This design comes from an exercise in tuning for small area, a short achievable clock period and few clock cycles on the open sky130 flow, not from production work. RTL that was checked went through simulation tests only; none was proved equivalent to the original. Some runs may be left out. An edit can pass the tests and still lose a function that they never use. For runs 2 and 3, only the layout was checked, not whether the RTL still works.

===== flow/run.sh =====
#!/bin/bash
# synth_recipe.tcl (not shown) runs the flow's synth.tcl, then flattens the netlist and writes it again
# the make line also repeats each setting of config.mk as NAME=value (left out here)
make -C /OpenROAD-flow-scripts/flow DESIGN_CONFIG=/design/flow/config.mk WORK_HOME=/design/flow/orfs CLKGATE_MAP_FILE= SYNTH_SCRIPT=/design/flow/synth_recipe.tcl finish

===== flow/config.mk =====
export PLATFORM = sky130hd
export DESIGN_NAME = mult
export DESIGN_NICKNAME = mult
export VERILOG_FILES = /design/flow/design.v
export SDC_FILE = /design/flow/constraint.sdc
export NUM_CORES = 4
export LEC_CHECK = 0
export CAP_MARGIN = 20
export CORE_MARGIN = 2
export CORE_UTILIZATION = 40
export SLEW_MARGIN = 20

===== flow/constraint.sdc =====
create_clock -name core_clock -period 7.0 [get_ports {clock}]
set_input_delay 1.4000 -clock core_clock [delete_from_list [all_inputs] [get_ports {clock}]]
set_output_delay 1.4000 -clock core_clock [all_outputs]
set_load 0.01 [all_outputs]

===== flow/design.v =====
`timescale 1ns/100ps
module mult_stage( input clock, reset, start, nuke, 
		   input [63:0] product_in, mplier_in, mcand_in,
		   output logic done,
		   output logic [63:0] product_out, mplier_out, mcand_out
		  );
	logic [63:0] prod_in_reg, partial_prod_reg;
	logic [63:0] partial_product, next_mplier, next_mcand;
	assign product_out = prod_in_reg + partial_prod_reg;
	assign partial_product = mplier_in[7:0] * mcand_in;
	assign next_mplier = {8'b0,mplier_in[63:8]};
	assign next_mcand = {mcand_in[55:0],8'b0};
	always_ff @(posedge clock) begin
		prod_in_reg      <= product_in;
		partial_prod_reg <= partial_product;
		mplier_out       <= next_mplier;
		mcand_out        <= next_mcand;
	end
	always_ff @(posedge clock) begin
		if(reset)
			done <= 1'b0;
		else if(nuke)
			done <= 1'b0;
		else
			done <= start;
	end
endmodule
`timescale 1ns/100ps
module mult(	input clock, reset, nuke, 
		input [63:0] mcand, mplier,
		input start,
		output [63:0] product,
		output done
	   );
  	logic [63:0] mcand_out, mplier_out;
  	logic [(7*64)-1:0] internal_products, internal_mcands, internal_mpliers;
  	logic [6:0] internal_dones;
	mult_stage mstage [7:0]  (
		.clock(clock),
		.reset(reset),
		.nuke(nuke), 
		.product_in({internal_products,64'h0}),
		.mplier_in({internal_mpliers,mplier}),
		.mcand_in({internal_mcands,mcand}),
		.start({internal_dones,start}),
		.product_out({product,internal_products}),
		.mplier_out({mplier_out,internal_mpliers}),
		.mcand_out({mcand_out,internal_mcands}),
		.done({done,internal_dones})
	);
endmodule

==> flow_summary.json, run 1 <==
{
  "outcome": "timing/DRC/antenna clean",
  "crit_buf_inv": 5,
  "yosys.area.top_type": "fa_1",
  "dp_hpwl_mm": 179,
  "dr.pass1.iters": 5,
  "final_antenna_net_count": 0,
  "synth_cell_types": 79,
  "hold_viol_final": 0,
  "fin_skew_ps": 65.8,
  "cts_tree": "yes",
  "period_share": 0.942,
  "crit_fanout": 6,
  "syn_avg_cell_area_um2": 9.97,
  "first_global_vias": 70100,
  "clock_latency_ps": 840,
  "path_cells": "clkdlybuf4s50_1 > buf_12 > and2_1 > fa_1 > fa_1 > fa_1 > inv_1 > fa_1 > inv_1 > ha_1 > a21o_1 > or3_1 > o2111ai_1 > o211ai_1 > a21oi_1 > buf_4 > nor4_1 > o21ai_0 > nand2_1 > a221o_1 > a21boi_0 > xnor2_1",
  "slew_headroom": 0.304,
  "vias": 64400,
  "synth_edf_count": 0,
  "cp_common_cell": "fa_1",
  "routed_wl_mm": 226,
  "grt_max_degree": 50,
  "drtIter0Drc": 3235,
  "row_count": 178,
  "tightest_slew_ps": 1040,
  "cts_root_buf": "clkbuf_16",
  "syn-num-nets": 11600,
  "grt_pass1_wl_mm": 368,
  "htree_levels": 4,
  "layoutNonFillerInstCount": 13000,
  "cts_resized": 0,
  "start_util": 0.401,
  "cap_violations": 0,
  "antenna_found_initial": 4,
  "track_usage": 0.192,
  "numCtsBuffers": 139,
  "finalSetupViolCount": 0,
  "clk_pin_slew_ps": 60,
  "start_kind": "input pin",
  "path_class": "in2reg",
  "cp.required_ps": 7710,
  "place_area_mm2": 0.100,
  "synth.ff_latch_count": 1192,
  "layout-drive-gt1-share": 0.0491,
  "synth_common_cells": "1505 x and2_1, 1447 x fa_1, 1262 x inv_1",
  "critPathCaptureType": "flip-flop",
  "arrival_ps": 7310,
  "hold_path.class": "reg2reg",
  "fmax_ghz": 0.152
}
Testbench counts for the RTL of run 1, summed over its fixed seeds: cycles 6,304.
run 1: worst paths after layout:
path                                                   startpoint                                      to  depth (start not counted)
worst max register to register    mstage[0].mplier_out[3]$_DFF_P_  mstage[1].partial_prod_reg[63]$_DFF_P_                         20
worst min-delay path            mstage[4].prod_in_reg[16]$_DFF_P_       mstage[5].prod_in_reg[16]$_DFF_P_                          0
worst max-delay path                                    mplier[2]  mstage[0].partial_prod_reg[59]$_DFF_P_                         22
worst min register to register  mstage[4].prod_in_reg[16]$_DFF_P_       mstage[5].prod_in_reg[16]$_DFF_P_                          0
run 1: per-layer routing:
metal | vias to the layer above | wire, um | GRT usage
li1 | 30000 | - | -
met1 | 32400 | 100000 | 0.251
met2 | 1590 | 107000 | 0.325
met3 | 384 | 10900 | 0.0263
met4 | 2 | 7400 | 0.0687
met5 | - | 19 | 0
run 1: cell type report:
| type | count | area (um^2) | share of cell area |
|---|---|---|---|
| inverters | 1262 | 4740 | 0.0449 |
| flip-flops and latches | 1192 | 23900 | 0.226 |
| clock inverters | 87 | 1420 | 0.0135 |
| multi-input cells | 6699 | 64300 | 0.609 |
| well taps | 3150 | 3940 | 0.0373 |
| diodes | 1 | 2.50 | 0.0000237 |
| clock buffers | 167 | 3710 | 0.0352 |
| repair buffers | 396 | 3580 | 0.0339 |
run 1: cells in the final DEF (no fill, tap or decap), types with 67 or more instances in the layout:
cell type,netlist,final
a21o_1,232,232
a21oi_1,381,381
and2_1,1505,1505
buf_4,56,190
clkbuf_16,0,140
clkdlybuf4s50_1,0,194
dfxtp_1,1192,1189
fa_1,1447,1447
ha_1,569,569
inv_1,1262,1262
nand2_1,768,768
nand3_1,90,90
nor2_1,251,251
o21a_1,67,67
o21ai_0,222,222
xnor2_1,401,401
xor2_1,129,129
run 1: cells by family (layout without fill, tap and decap cells):
kind of cell	count (synthesis)	after routing	share of synthesized area
simple gates	2929	2929	0.166
fa+ha+maj	2016	2016	0.383
buf+inv	1551	1912	0.0641
compound gates	1222	1222	0.0833
flops	1192	1192	0.253
xor+xnor	530	530	0.0493
mux	2	2	0.000213
other cells	0	1	0
run 1: stage by stage:
stage | setup slack, ps
5_1_grt | 48.1
4_1_cts | 443
3_3_place_gp | -371
3_5_place_dp | -378
2_1_floorplan | 516
6_report | 403
==> run_1/drive_strength.png <==
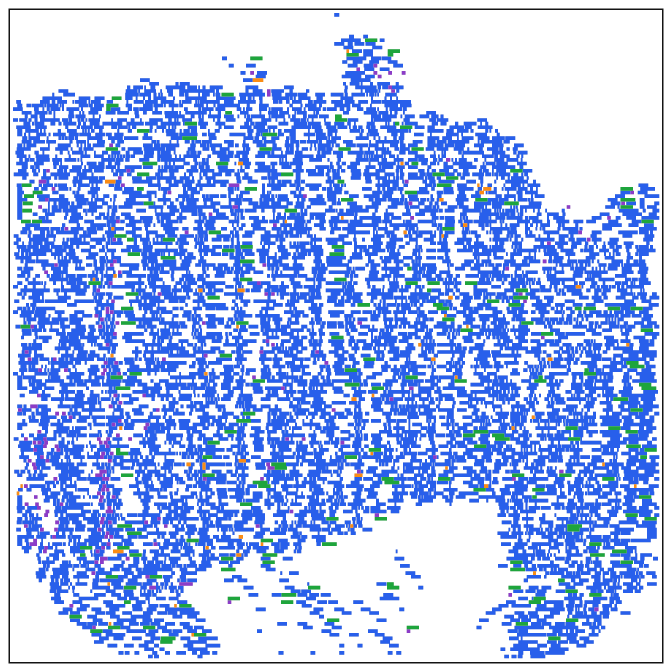
- drive 2: orange (cells 59; share 0.60%)
- drive 1 or less: blue (cells 9322; share 95%)
- drive 3 to 4: purple (cells 215; share 2.2%)
- drive 6 and up: green (cells 207; share 2.1%)
bufs w/o clock: 396
final instance area: 0.106 mm^2
Final WS setup: 403 ps
Syn-to-layout area delta: 12.1%

==> run_1/final_placement.png <==
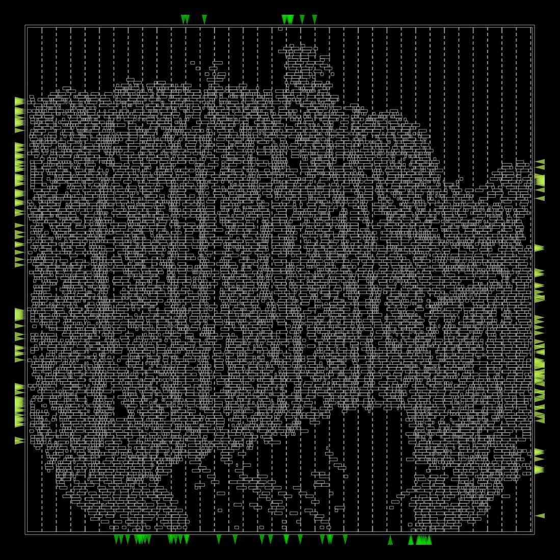
core area: 0.235 mm^2
Seq/total area: 0.226

==> run_1/port_nets.png <==
The bar under the picture is 100 um long.
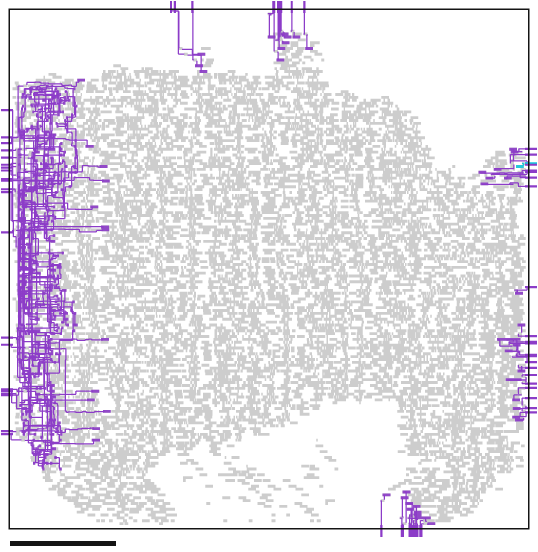
- `done`: cyan (bits 1; direction output; end cells 1; wire 5.70 um)
- `mplier`: purple (bits 64; direction input; end cells 540; wire 11100 um)
Port-buffer cells: 196
I/O pins: 197

--- run 2: outline of the changes from run 1 ---
flow/design.v: 51 -> 6109 lines; modules unchanged: 0
  mult_stage: edited, 26 -> 11 lines
  mult: edited, 23 -> 6096 lines
==> module mult_stage as of run 2 <==
module mult_stage #(parameter N = 3) (
  input clock, reset, nuke, start,
  output done
);
  reg [N-1:0] v;
  assign done = v[N-1];
  always @(posedge clock) begin
    if (reset || nuke) v <= {N{1'b0}};
    else v <= {v, start};
  end
endmodule
--- a/flow/config.mk
+++ b/flow/config.mk
@@ -6,4 +6,5 @@
 export NUM_CORES = 4
 export LEC_CHECK = 0
+export ABC_AREA = 1
 export CAP_MARGIN = 20
 export CORE_MARGIN = 2
==> run 2 against run 1 <==
Compared with the run above:
- still clean
- design area shrank 42%
- synthesized area shrank 41%
- count of clock-buffer cells in the layout shrank 92
- via count shrank 25%
- core utilization shrank 0.75 points
- highest routed layer unchanged
==> flow_summary.json, run 2 <==
{
  "slew_headroom": 0.183,
  "drtIter0Drc": 6957,
  "crit_fanout": 36,
  "tightest_slew_ps": 1220,
  "numCtsBuffers": 60,
  "postLayoutCellArea_mm2": 0.0609,
  "synth.ff_latch_count": 483,
  "cp.required_ps": 7590,
  "row_count": 136,
  "start_kind": "flip-flop",
  "first_global_vias": 49300,
  "dr.pass1.iters": 11,
  "cp_common_cell": "fa_1",
  "layout-drive-gt1-share": 0.0613,
  "fmax_ghz": 0.220,
  "min_to": "ctl.v[2]$_SDFF_PP0_",
  "cts_root_buf": "clkbuf_16",
  "grt_max_degree": 62,
  "final_antenna_net_count": 0,
  "grt_pass1_wl_mm": 343,
  "arrival_ps": 5130,
  "timing.rr.start": "e_neg0$_DFF_P_",
  "whs_path_depth": 2,
  "hold_viol_final": 0,
  "clock_latency_ps": 720,
  "antenna_found_initial": 10,
  "path_cells": "clkinv_2 > buf_4 > xor2_1 > fa_1 > fa_1 > inv_1 > fa_1 > inv_1 > fa_1 > inv_1",
  "synth_cell_types": 52,
  "syn_avg_cell_area_um2": 9.05,
  "pre_cts_slack_ps": 2550,
  "outcome": "timing/DRC/antenna clean",
  "place_area_mm2": 0.0587,
  "vias": 48400,
  "routed_wl_mm": 241,
  "r2r-end": "t1_s1559$_DFF_P_",
  "layout_commonest_cell": "xor2_1",
  "pin_count": 197,
  "syn-num-nets": 7279,
  "dp_hpwl_mm": 157,
  "track_usage": 0.333,
  "cts_tree": "yes",
  "r2r_cells": 10
}
## run 2: worst max path at each step
stage / start / endpoint / depth (start not counted)
5_1_grt: t1_c1592$_DFF_P_ / product_r[62]$_DFF_P_ / 16
2_1_floorplan: t1_c1586$_DFF_P_ / product_r[62]$_DFF_P_ / 14
3_3_place_gp: e_neg0$_DFF_P_ / t1_s1565$_DFF_P_ / 10
3_5_place_dp: e_neg0$_DFF_P_ / t1_s1559$_DFF_P_ / 10
6_report: e_neg0$_DFF_P_ / t1_s1559$_DFF_P_ / 10
4_1_cts: e_neg0$_DFF_P_ / t1_s1559$_DFF_P_ / 10
## run 2: routing by layer
metal | part of all wire | GRT usage | vias to the layer above | routed length, um
li1 | - | - | 19400 | -
met1 | 0.35 | 0.405 | 23400 | 85200
met2 | 0.41 | 0.476 | 4351 | 97700
met3 | 0.17 | 0.164 | 1215 | 39900
met4 | 0.074 | 0.193 | 12 | 17800
met5 | 0.00032 | 0.000686 | - | 77
## run 2: worst max-delay path, delay by kind of cell, from the launching register on
| family | cells | cell delay, ps |
|---|---|---|
| buffers and inverters | 5 | 1560 |
| XOR/XNOR | 1 | 270 |
| adder cells (fa/ha/maj) | 4 | 2120 |
| flip-flops | 1 | 440 |
## run 2: cell families (layout without fill, tap and decap cells)
family,after synthesis,count (layout),synth area share
buffers and inverters,1517,1458,0.104
AOI/OAI and AO/OA,1191,1191,0.133
xor gates and xnor gates,1104,1104,0.174
adders and majority gates,1005,1005,0.346
and+or+nand+nor,797,797,0.0599
DFF,483,483,0.174
muxes,45,45,0.00911
other,0,4,0
## run 2: through the flow
stage | hold WS, ps | util
floorplan | 330 | -
global placement | 395 | 0.427
detailed placement | 406 | 0.427
CTS | 417 | 0.442
global route | 443 | 0.442
finish | 410 | 0.442
## run 2: final cells by class
cell class	count	area, um^2	area share
clock inverters	36	427	0.00701
repair buffers	293	2720	0.0446
clock buffers	75	1640	0.0269
well taps	1794	2240	0.0369
inverters	1054	3980	0.0654
multi-input cells	4142	40200	0.660
flip-flops and latches	483	9670	0.159
diodes	4	10.0	0.000164
==> run_2/cts_layout.png <==
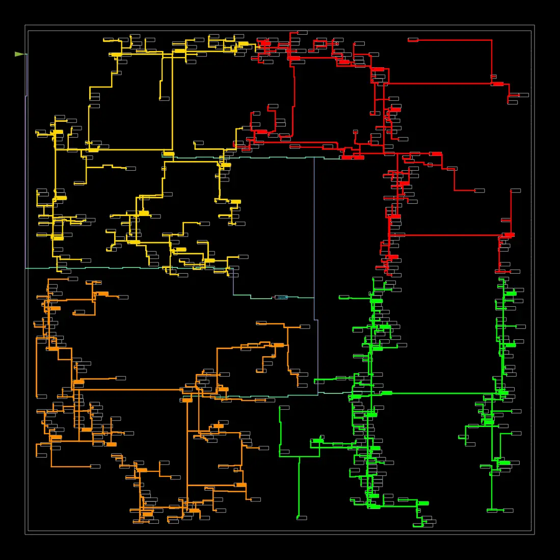
Seq Cell Count: 483
H-tree depth: 2

==> run_2/zoom.png <==
Window x 168 to 208, y 93 to 133 um. Cells in grey, sequential cells in the stronger grey; small squares are vias.
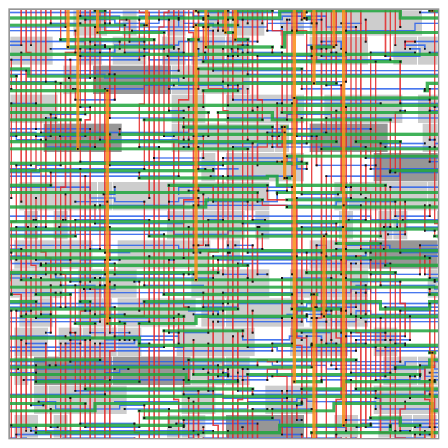
- met3: green
- met1: blue
- met4: orange
- met2: red
- cells with their middle in the window: 95
- sequential cells in the window: 8
- most frequent: o22ai_1 (23), fa_1 (23), xor2_1 (21)

==> run_2/final_placement.png <==
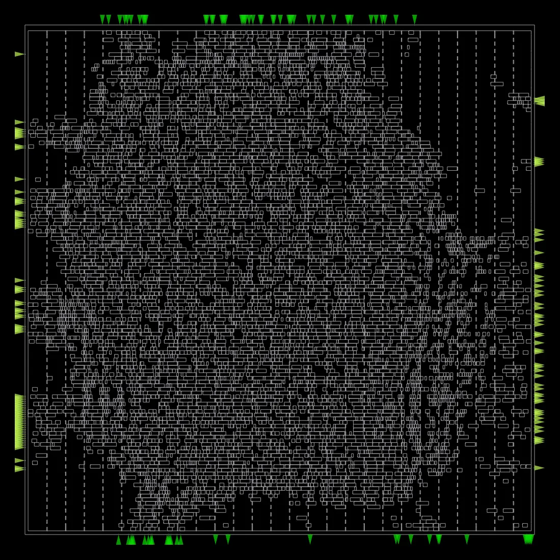
core area: 0.138 mm^2
post-layout util: 0.442
# Taps: 1794
Seq/total area: 0.159

==> run_2/drive_strength.png <==
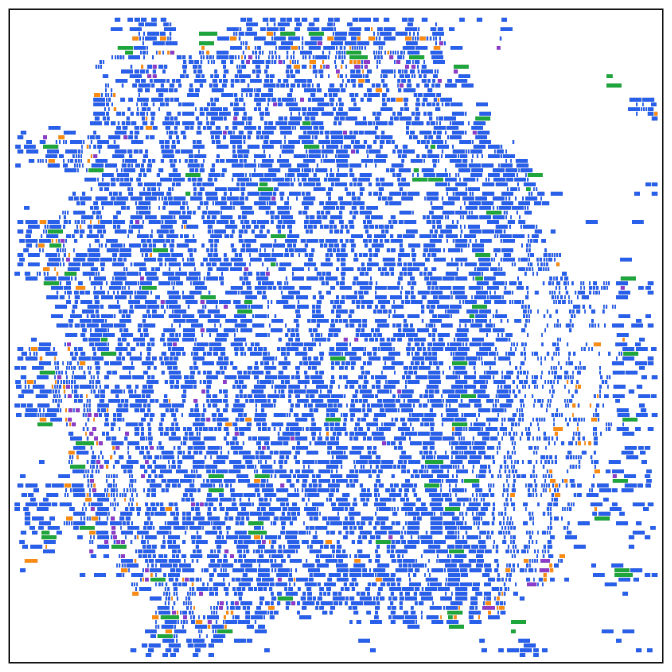
- drive 6 and up: green (cells 86; share 1.4%)
- drive 3 to 4: purple (cells 113; share 1.9%)
- drive 1 or less: blue (cells 5710; share 94%)
- drive 2: orange (cells 174; share 2.9%)
Final WS setup: 2460 ps
Syn-to-layout area delta: 9.42%
bufs w/o clock: 293

==> run 2 -> run 3 <==
--- a/flow/config.mk
+++ b/flow/config.mk
@@ -9,4 +9,5 @@
 export CAP_MARGIN = 20
 export CORE_MARGIN = 2
 export CORE_UTILIZATION = 40
+export SETUP_SLACK_MARGIN = 3.0
 export SLEW_MARGIN = 20
==> run 3 against run 2 <==
Compared with the run above:
- worst setup slack improved by 460 ps
- still clean
- die area did not move
- clock skew fell by 1.6 ps
- wire length rose by 0.12%
- core utilization rose by 0.52 points
- fmax rose by 11%
- critical path depth rose by 4
- flip-flop and latch count did not move
- largest cell class unchanged
==> flow_summary.json, run 3 <==
{
  "pin_count": 197,
  "synthToLayoutAreaGrowth_pct": 10.7,
  "dr.pass1.iters": 9,
  "met2WireLength_mm": 96.6,
  "cts_root_buf": "clkbuf_16",
  "first_global_vias": 49500,
  "layout-drive-gt1-share": 0.0770,
  "hold_viol_final": 0,
  "tightest_slew_ps": 1210,
  "vias": 48400,
  "timing.rr.start": "t1_c1586$_DFF_P_",
  "crit_fanout": 3,
  "clock_latency_ps": 720,
  "grt_max_degree": 62,
  "multi_input_area_mm2": 0.0405,
  "synth_cell_types": 52,
  "outcome": "timing/DRC/antenna clean",
  "track_usage": 0.333,
  "htree_levels": 2,
  "syn_avg_cell_area_um2": 9.05,
  "wl_met3_mm": 39.3,
  "die_w_um": 377,
  "startpoint": "t1_c1586$_DFF_P_",
  "arrival_ps": 4640,
  "dp_hpwl_mm": 157,
  "wl_met1_mm": 85.6,
  "start_kind": "flip-flop",
  "cts_tree": "yes",
  "grt_pass1_wl_mm": 343,
  "synth.ff_latch_count": 483,
  "place_area_mm2": 0.0587,
  "layout_commonest_cell": "xor2_1",
  "slew_headroom": 0.195,
  "coreArea_mm2": 0.138,
  "final_antenna_net_count": 0,
  "cp.required_ps": 7560,
  "fmax_ghz": 0.245,
  "syn-num-nets": 7279,
  "drtIter0Drc": 7117,
  "seq_area_mm2": 0.00967
}
[run 3: cell counts after synthesis]
No cell type changed its count.
[run 3: metal layers]
layer  up-vias  GRT usage
met5         -    0.00377
met4        22      0.200
met3      1291      0.168
met2      4285      0.473
met1     23300      0.402
li1      19400          -
[run 3: cell type report]
cell class                      instances  share of cell area
Antenna cell                            3            0.000122
Clock buffer                           75              0.0266
Clock inverter                         36             0.00693
Inverter                             1054              0.0669
Multi-Input combinational cell       4142               0.658
Sequential cell                       483               0.157
Tap cell                             1794              0.0365
Timing Repair Buffer                  301              0.0472
Timing Repair inverter                  1            0.000122
[run 3: stage by stage]
step	setup slack, ps	util	hold slack [ps]
global placement	2590	0.427	395
finish	2910	0.447	410
CTS	2920	0.444	417
global route	2750	0.447	443
floorplan	3290	-	330
detailed placement	2550	0.427	406
[run 3: worst max-delay path, stage by stage, from the launching register on]
cell and delay [ps]:
dfxtp_2 320, fa_1 540, inv_2 40, fa_1 530, fa_1 440, fa_2 700, inv_2 80, ha_4 300
inv_4 40, nor4_4 300, nand2_1 110, nor4_1 270, nand2_1 110, nand3_1 80, nand2_1 50
[run 3: path summary, 6_finish.rpt]
path,endpoint,slack [ps],depth (start not counted)
worst max-delay path,product_r[62]$_DFF_P_,2910,14
worst min register to register,ctl.v[2]$_SDFF_PP0_,410,2
worst min-delay path,ctl.v[2]$_SDFF_PP0_,410,2
worst max register to register,product_r[62]$_DFF_P_,2910,14
[run 3: logic make-up (layout without fill, tap and decap cells)]
kind of cell	Yosys count	after routing	synth area share
buffers and inverters	1517	1467	0.104
AO/OA/AOI/OAI	1191	1191	0.133
XOR/XNOR	1104	1104	0.174
flip-flops	483	483	0.174
adder cells (fa/ha/maj)	1005	1005	0.346
other	0	3	0
AND/OR/NAND/NOR	797	797	0.0599
multiplexers	45	45	0.00911
[run 3: repair_timing]
action	in CTS	in global routing
endpoints found under the setup margin	179	151
resized for setup	79	108
pin swaps	15	17
setup buffers	4	4
hold buffers	0	0
cloned	0	1
==> run_3/zoom.png <==
Window x 168 to 208, y 93 to 133 um. Cells in grey, sequential cells in the stronger grey; small squares are vias.
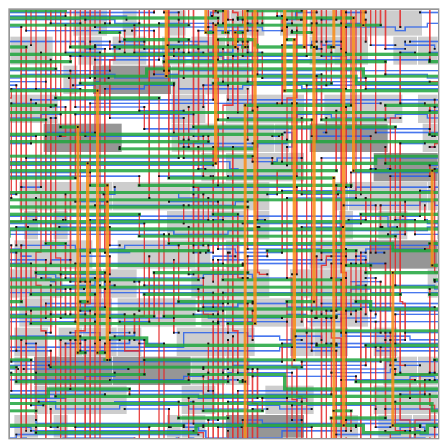
- met3: green
- met2: red
- met4: orange
- met1: blue
- sequential cells in the window: 8
- cells with their middle in the window: 95
- most frequent: o22ai_1 (23), fa_1 (23), xor2_1 (21)

==> run_3/cell_classes.png <==
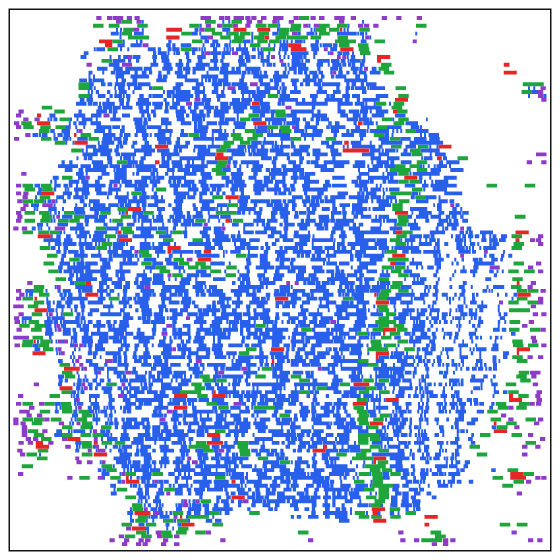
- flops: green (cells 483)
- other buffers and delay cells: purple (cells 301)
- clock drivers and dummy loads: red (cells 111)
- all other logic: blue (cells 5197)
Seq/total area: 0.157
post-layout util: 0.447
Site Rows: 136
final instance area: 0.0616 mm^2

==> run_3/cts_layout.png <==
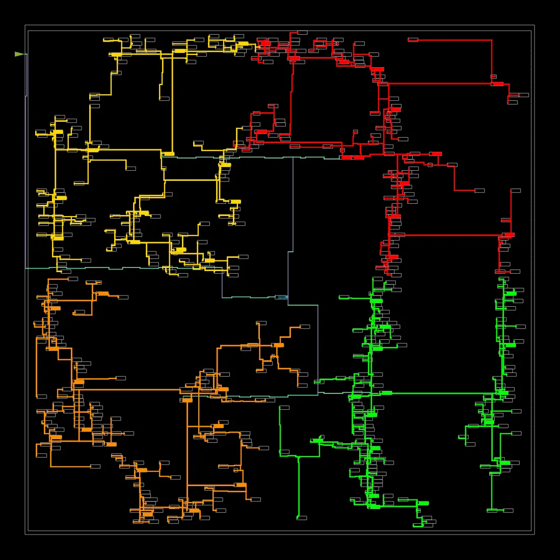
Sink Count: 483
TritonCTS buffer count: 60

==> run_3/final_placement.png <==
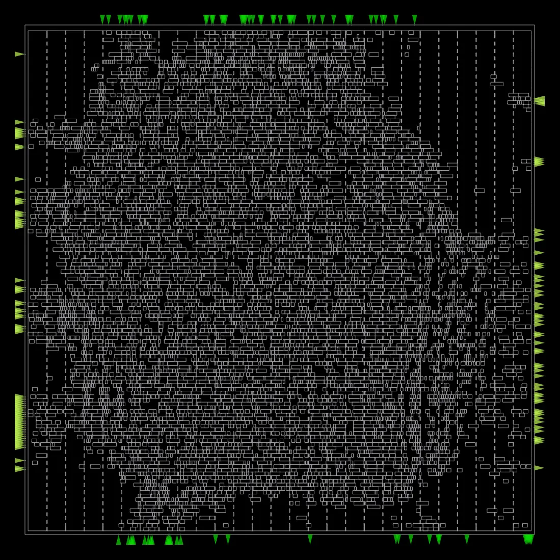
fin cells: 7889
fillcell total: 13.3k

==> run 4: too many edits to list; what changed since run 3 <==
flow/design.v: 6109 -> 6109 lines; modules unchanged: 0
  mult_fa: new, 4 lines
  mult_ha: new, 4 lines
  mult: edited, 6096 -> 6099 lines
  removed: mult_stage
==> module mult_fa as of run 4 <==
module mult_fa(input a, b, c, output s, co);
  assign s = a ^ b ^ c;
  assign co = (a & b) | (a & c) | (b & c);
endmodule
==> module mult_ha as of run 4 <==
module mult_ha(input a, b, output s, co);
  assign s = a ^ b;
  assign co = a & b;
endmodule
--- a/flow/config.mk
+++ b/flow/config.mk
@@ -9,5 +9,6 @@
 export CAP_MARGIN = 20
 export CORE_MARGIN = 2
-export CORE_UTILIZATION = 40
+export CORE_UTILIZATION = 55
 export SETUP_SLACK_MARGIN = 3.0
 export SLEW_MARGIN = 20
+export SYNTH_HIERARCHICAL = 1
==> run 4 against run 3 <==
Compared with the run above:
- hold slack improved by 3.1 ps
- flip-flop and latch count unchanged
- die area decreased by 29%
- global-route usage increased by 12 points
- cell count decreased by 15%
- core utilization increased by 16 points
- critical path type unchanged
- critical endpoint is now t1_s2224$_DFF_P_
- largest cell class unchanged
==> flow_summary.json, run 4 <==
{
  "slew_headroom": 0.197,
  "first_global_vias": 47400,
  "layout-drive-gt1-share": 0.0812,
  "cp_common_cell": "fa_1",
  "syn-num-nets": 6745,
  "fill_cells": 8278,
  "cts_tree": "yes",
  "critical_path.slowest_cell": "buf_4",
  "ys_seq_area_frac": 0.180,
  "hold_viol_final": 0,
  "final_cell_mix": "1056 x xor2_1, 1022 x o22ai_1, 922 x fa_1",
  "vias": 45600,
  "pin_count": 197,
  "timing.hold.ws_ps": 413,
  "path_cells": "buf_4 > xor2_1 > fa_1 > fa_1 > fa_1 > fa_1",
  "cts_hold_buf": 0,
  "crit_fanout": 38,
  "arrival_ps": 4560,
  "clock_latency_ps": 710,
  "cp.required_ps": 7560,
  "cp_top_family": "adder cells",
  "cts_sinks": 483,
  "startpoint": "e_neg4$_DFF_P_",
  "drtIter0Drc": 5994,
  "cpPeakStageDelay_ps": 760,
  "outcome": "timing/DRC/antenna clean",
  "htree_levels": 2,
  "start_kind": "flip-flop",
  "crit_buf_inv": 1,
  "tightest_slew_ps": 1210,
  "dp_hpwl_mm": 141,
  "fmax_ghz": 0.250,
  "dr.pass1.iters": 8,
  "synth_cell_types": 34,
  "grt_max_degree": 64,
  "layoutNonFillerInstCount": 6744,
  "synth.ff_latch_count": 483,
  "track_usage": 0.453,
  "path_class": "reg2reg",
  "layout_commonest_cell": "xor2_1",
  "timing.rr.start": "e_neg4$_DFF_P_",
  "synthToLayoutAreaGrowth_pct": 9.01,
  "final_antenna_net_count": 0
}
Testbench counts for the RTL of run 4, summed over its fixed seeds: cycles 3,864.
run 4: cell types whose count changed in the layout (fill, tap and decap cells not counted), sizes merged, moves of 17 or more:
cell | previous run | this run
nand2 | 465 | 609
o21ai | 57 | 7
xor2 | 1074 | 1057
o22ai | 992 | 1022
nand3 | 92 | 55
a21oi | 81 | 41
inv | 1016 | 412
fa | 889 | 934
run 4: cells by family after synthesis:
kind of cell,synth area share
multiplexers,0.00648
XOR/XNOR,0.178
buffers and inverters,0.0687
AND/OR/NAND/NOR,0.0682
adder cells (fa/ha/maj),0.374
AO/OA/AOI/OAI,0.125
flip-flops,0.180
run 4: per-module statistics from Yosys (local to each module, per instance):
module   cells inside  times used  flops+latches
mult_fa             1         934              0
mult             4570           1            483
mult_ha             1          58              0
run 4: layout make-up:
class,instances,area (um^2),area share
Sequential cell,483,9730,0.166
Clock inverter,36,505,0.00861
Inverter,447,1740,0.0296
Tap cell,1276,1600,0.0272
Timing Repair Buffer,295,2780,0.0473
Clock buffer,72,1610,0.0273
Antenna cell,1,2.50,0.0000426
Multi-Input combinational cell,4134,40700,0.694
run 4: worst reg2reg max path: stages, from the launching register on:
cell and delay (ps):
dfxtp_4 690, buf_4 760, xor2_1 320, fa_1 480, fa_1 580, fa_1 610
fa_1 410
run 4: timing repair:
item	in CTS	in global routing
gates resized for setup	16	77
pin swaps	0	13
buffers inserted	0	4
setup endpoints to repair	111	107
run 4: final timing paths:
check | end | cells past startpoint | slack, ps
hold reg to reg | valid[2]$_SDFF_PP0_ | 2 | 410
hold / removal | valid[2]$_SDFF_PP0_ | 2 | 410
setup / recovery | t1_s2224$_DFF_P_ | 6 | 3000
setup reg to reg | t1_s2224$_DFF_P_ | 6 | 3000
run 4: metrics by stage:
stage                     cell area, um^2  setup WS [ps]  utilization
after global placement              56200           2850        0.580
after detailed placement            56200           2820        0.580
after CTS                           58300           3000        0.602
after floorplan                     53900           3630            -
final                               58700           3000        0.606
after global routing                58700           3000        0.606
run 4: layer usage:
layer,global-route usage,share of wire,up-vias
met5,0.00379,0.00043,-
met4,0.299,0.085,8
met3,0.203,0.16,1349
met2,0.658,0.41,4249
met1,0.544,0.34,22000
li1,-,-,18000
==> run_4/final_placement.png <==
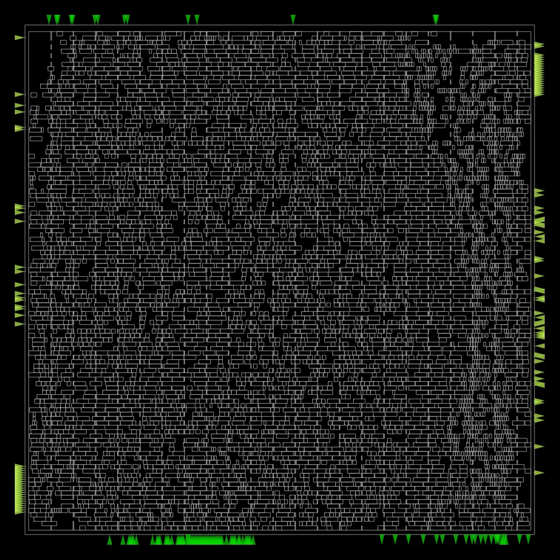
post-layout util: 0.606
# Taps: 1276
core area: 0.0969 mm^2

==> run_4/cts_layout.png <==
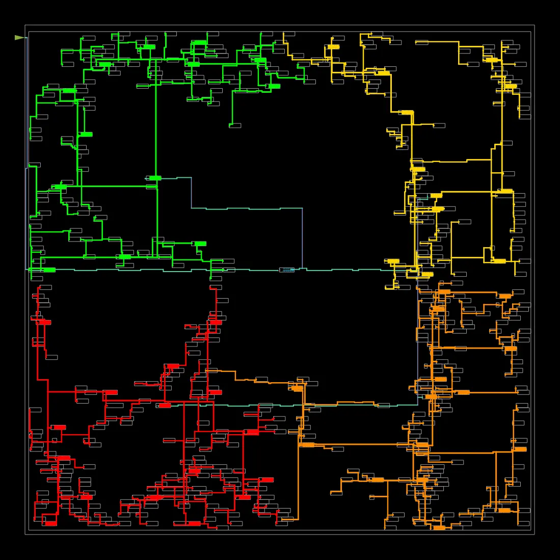
TritonCTS buffer count: 57
Root Driver: clkbuf_16

==> run_4/cell_classes.png <==
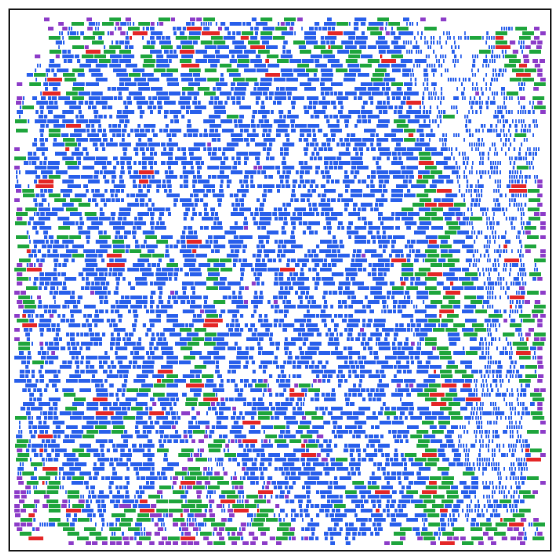
- clock drivers and dummy loads: red (cells 108)
- all other logic: blue (cells 4581)
- other buffers and delay cells: purple (cells 295)
- flops: green (cells 483)
Site Rows: 114
final instance area: 0.0587 mm^2
Seq/total area: 0.166

==> run_4/zoom.png <==
Window x 138 to 178, y 75 to 115 um. Cells in grey, sequential cells in the stronger grey; small squares are vias.
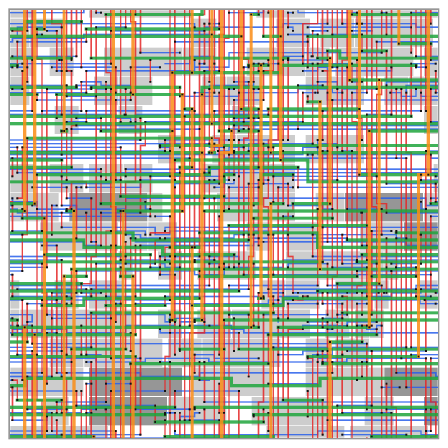
- met3: green
- met2: red
- met1: blue
- met4: orange
- cells with their middle in the window: 91
- sequential cells in the window: 5
- most frequent: o22ai_1 (28), xor2_1 (28), fa_1 (13)

==> run 4 -> run 5 <==
--- a/flow/config.mk
+++ b/flow/config.mk
@@ -8,7 +8,7 @@
 export ABC_AREA = 1
 export CAP_MARGIN = 20
 export CORE_MARGIN = 2
-export CORE_UTILIZATION = 55
+export CORE_UTILIZATION = 40
 export SETUP_SLACK_MARGIN = 3.0
 export SLEW_MARGIN = 20
 export SYNTH_HIERARCHICAL = 1
==> run 5 against run 4 <==
Compared with the run above:
- still clean
- register-to-register slack worse by 20 ps
- design area grew 1.3%
- hold slack worse by 4.3 ps
- core utilization decreased by 16 points
- count of clock-buffer cells in the layout grew 3
- worst setup slack got worse by 25 ps
==> flow_summary.json, run 5 <==
{
  "cts_sinks": 483,
  "timing.rr.start": "e_mcand_18$_DFF_P_",
  "busiest_layer": "met2",
  "dr.pass1.iters": 9,
  "synth_cell_types": 34,
  "clock_latency_ps": 700,
  "pre_cts_slack_ps": 2680,
  "cp.required_ps": 7550,
  "drtIter0Drc": 5857,
  "r2r_cells": 8,
  "met3_usage": 0.147,
  "cts_tree": "yes",
  "hold_viol_final": 0,
  "seq_area_mm2": 0.00972,
  "track_usage": 0.336,
  "synth.ff_latch_count": 483,
  "grt_util_met2": 0.488,
  "final_antenna_net_count": 0,
  "final_cell_mix": "1056 x xor2_1, 1022 x o22ai_1, 925 x fa_1",
  "fin_ws_ps": 2970,
  "r2r-end": "t1_s2419$_DFF_P_",
  "r2r_slack_ps": 2970,
  "dp_hpwl_mm": 147,
  "coreArea_mm2": 0.134,
  "fmax_ghz": 0.248,
  "cts_root_buf": "clkbuf_16",
  "layout_commonest_cell": "xor2_1",
  "vias": 45900,
  "htree_levels": 2,
  "crit_fanout": 28,
  "arrival_ps": 4580,
  "grt_max_degree": 64,
  "grtUsageMet1": 0.409,
  "outcome": "timing/DRC/antenna clean",
  "start_kind": "flip-flop",
  "ys_seq_area_frac": 0.180,
  "tightest_slew_ps": 1240,
  "slew_headroom": 0.176,
  "row_count": 134,
  "path_class": "reg2reg",
  "synthToLayoutAreaGrowth_pct": 10.4
}
run 5: per-layer routing:
metal	share of wire	up-vias
li1	-	18000
met1	0.35	22300
met2	0.41	4303
met3	0.16	1357
met4	0.078	10
met5	0.00086	-
run 5: final cells by class:
cell class / count / share of cell area
Sequential cell: 483 / 0.163
Antenna cell: 1 / 0.0000421
Timing Repair Buffer: 299 / 0.0480
Clock inverter: 41 / 0.00860
Clock buffer: 75 / 0.0286
Multi-Input combinational cell: 4134 / 0.685
Inverter: 447 / 0.0294
Tap cell: 1768 / 0.0372
run 5: stage by stage:
step                utilization  cell area, um^2  hold slack, ps  cells
finish                    0.445            59500             408   7248
global route              0.445            59500             433   7248
CTS                       0.443            59100             411   7240
detailed placement        0.425            56800             402   7122
global placement          0.425            56800             399   7122
floorplan                     -            53900             326   5562
run 5: critical path, stage by stage, from the launching register on:
cell,delay [ps]
dfxtp_1,310
inv_2,550
buf_6,480
o22ai_1,170
xor2_1,230
fa_1,570
fa_1,530
fa_1,590
fa_1,420
run 5: cells by family after synthesis:
logic type                 after synthesis  synth area share
xor gates and xnor gates              1091             0.178
AOI/OAI and AO/OA                     1081             0.125
adders and majority gates             1051             0.374
buffers and inverters                  945            0.0687
and+or+nand+nor                        880            0.0682
DFF                                    483             0.180
muxes                                   31           0.00648
run 5: worst max path at each step:
stage                             from                    end  slack, ps  depth (start not counted)
floorplan             t1_c2369$_DFF_P_  product_r[60]$_DFF_P_       3630                         12
global placement      t1_c2369$_DFF_P_  product_r[62]$_DFF_P_       2670                         13
detailed placement    t1_c2387$_DFF_P_  product_r[62]$_DFF_P_       2680                         13
CTS                   t1_c2297$_DFF_P_  product_r[62]$_DFF_P_       2940                         14
global route          t1_c2315$_DFF_P_  product_r[55]$_DFF_P_       2960                         15
finish              e_mcand_18$_DFF_P_       t1_s2419$_DFF_P_       2970                          8
run 5: repair_timing:
action	CTS	global route
pin swaps	0	4
setup buffers	2	7
setup endpoints to repair	133	140
gates resized for setup	30	58
run 5: Yosys stat by module (local to each module, per instance):
module   cells inside  copies in the design  cell area (um^2)  flip-flops and latches
mult_fa             1                   934              20.0                       0
mult             4570                     1             34400                     483
mult_ha             1                    58              12.5                       0
==> run_5/zoom.png <==
Window x 165 to 205, y 91 to 131 um. Cells in grey, sequential cells in the stronger grey; small squares are vias.
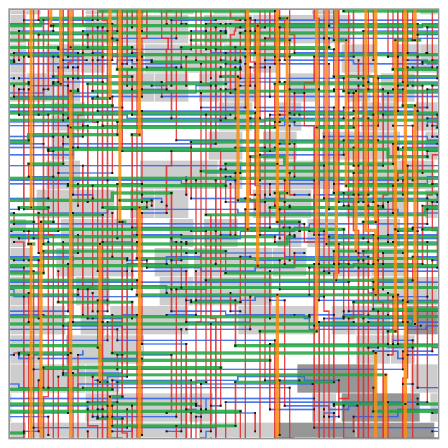
- met4: orange
- met2: red
- met3: green
- met1: blue
- cells with their middle in the window: 91
- most frequent: o22ai_1 (34), xor2_1 (24), fa_1 (21)
- sequential cells in the window: 4

==> run_5/final_placement.png <==
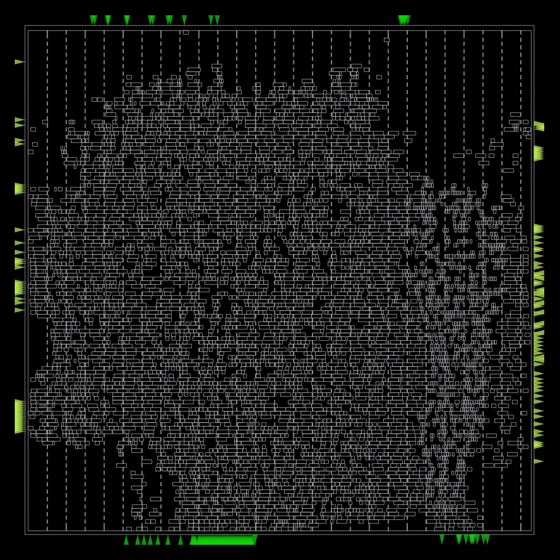
post-layout util: 0.445
fin cells: 7248
# Taps: 1768
fillcell total: 12.6k
Seq/total area: 0.163

==> run_5/port_nets.png <==
The bar under the picture is 100 um long.
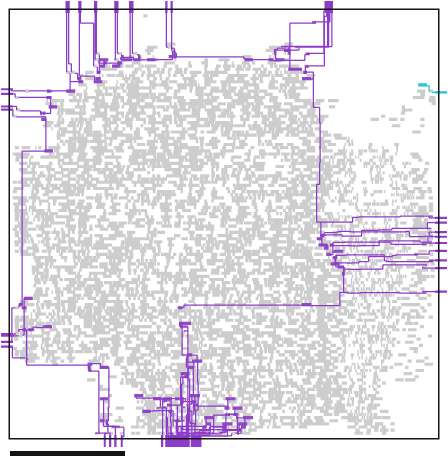
- `done`: cyan (bits 1; direction output; end cells 1; wire 10.8 um)
- `mplier`: purple (bits 64; direction input; end cells 128; wire 5070 um)

==> run_5/cts_layout.png <==
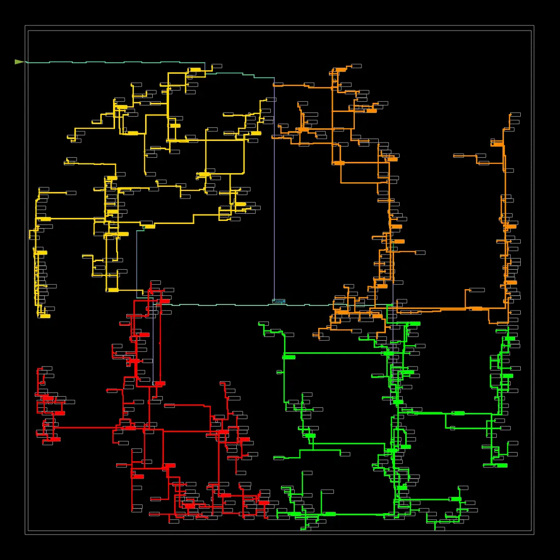
TritonCTS buffer count: 61


==> notes/layouts.md <==
Pictures saved along the way, in no particular order.

Cell sizes after repair.
shot_01.png
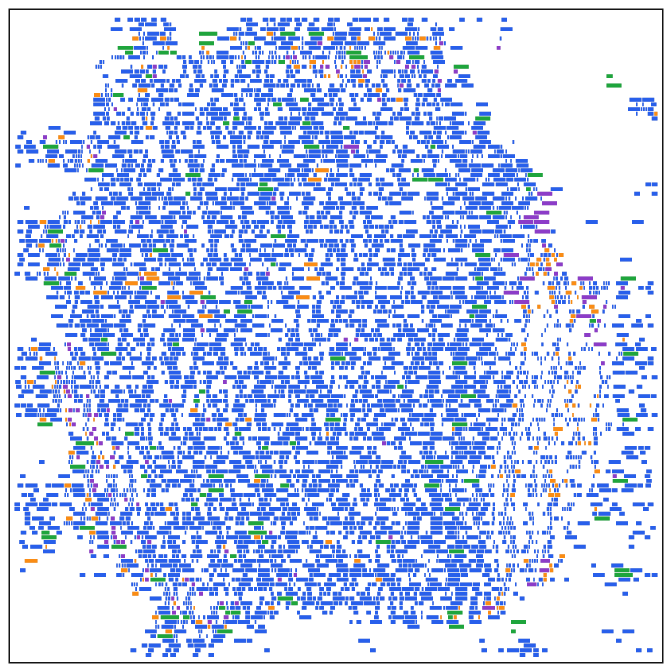
shot_02.png
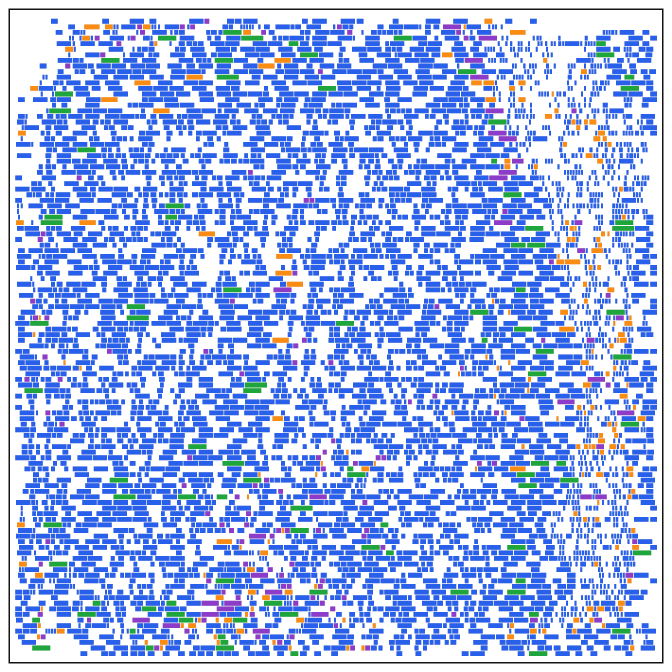
shot_03.png
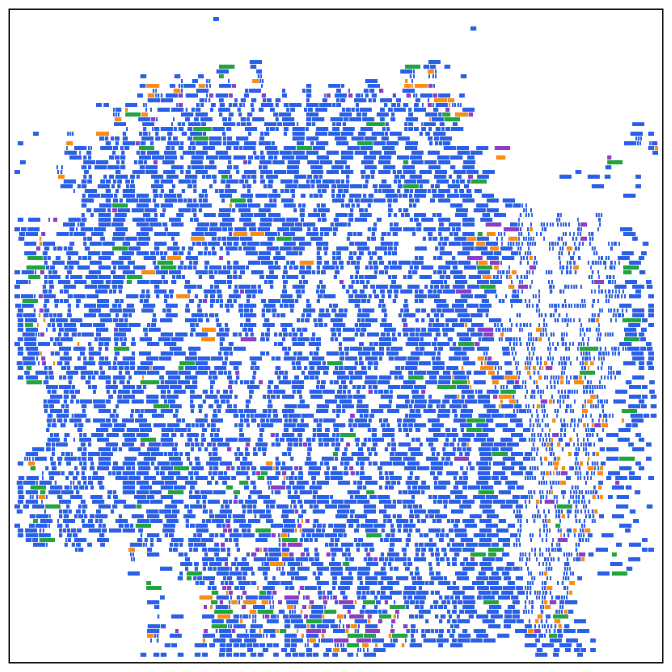
shot_01.png -> run 3
shot_03.png -> run 5
shot_02.png -> run 4


==> gallery <==
Nets reached from selected ports.
The bar under the picture is 100 um long.
(a)
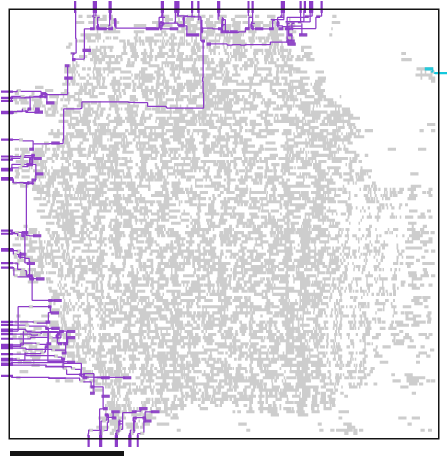
(b)
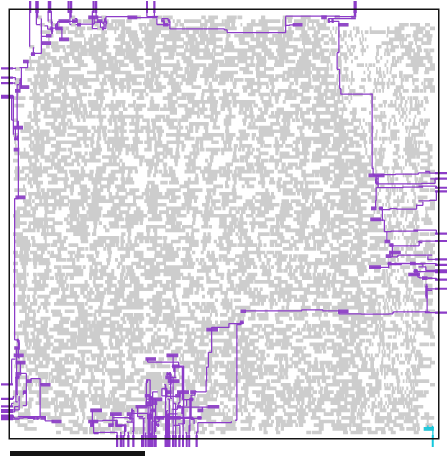
| picture | from |
|---|---|
| (b) | run 4 |
| (a) | run 2 |

afterwards: timing with drivers on the ports:
The flow's constraints put no driver on any port. The routed layouts listed below were extracted and timed again, unchanged, in two steps.
Step 1 sets driving cells, clkbuf_16 on the clock port and buf_2 on the other inputs (assumed; they add their load-dependent delay and slew).
Step 2 adds t to the input delays and takes it off the output delays; t is the mean of the earliest and latest rising clock arrival at the registers after step 1. Input paths then give back, and output paths get back, about the clock's delay inside the block.
Three values: ideal, step 1, step 2; two values: the first two.
| run | t, ns | slack for setup (ns) | worst hold slack (ns) | worst setup path after step 2 |
|---|---|---|---|---|
| run 1 | 0.893 | 0.403 / 0.419 / -0.471 | 0.307 / 0.307 / 0.307 | input to register |
| run 2 | 0.770 | 2.457 / 2.457 / 2.457 | 0.410 / 0.410 / 0.410 | register to register |
| run 3 | 0.770 | 2.914 / 2.914 / 2.914 | 0.410 / 0.410 / 0.410 | register to register |
| run 4 | 0.768 | 2.999 / 2.999 / 2.999 | 0.413 / 0.413 / 0.413 | register to register |
| run 5 | 0.764 | 2.974 / 2.974 / 2.974 | 0.408 / 0.408 / 0.408 | register to register |
With both steps, setup timing fails in run 1, where it was met with ideal ports. For run 1, which loses most, drivers alone change the setup slack by +0.016 ns; drivers and shift together by -0.874 ns.
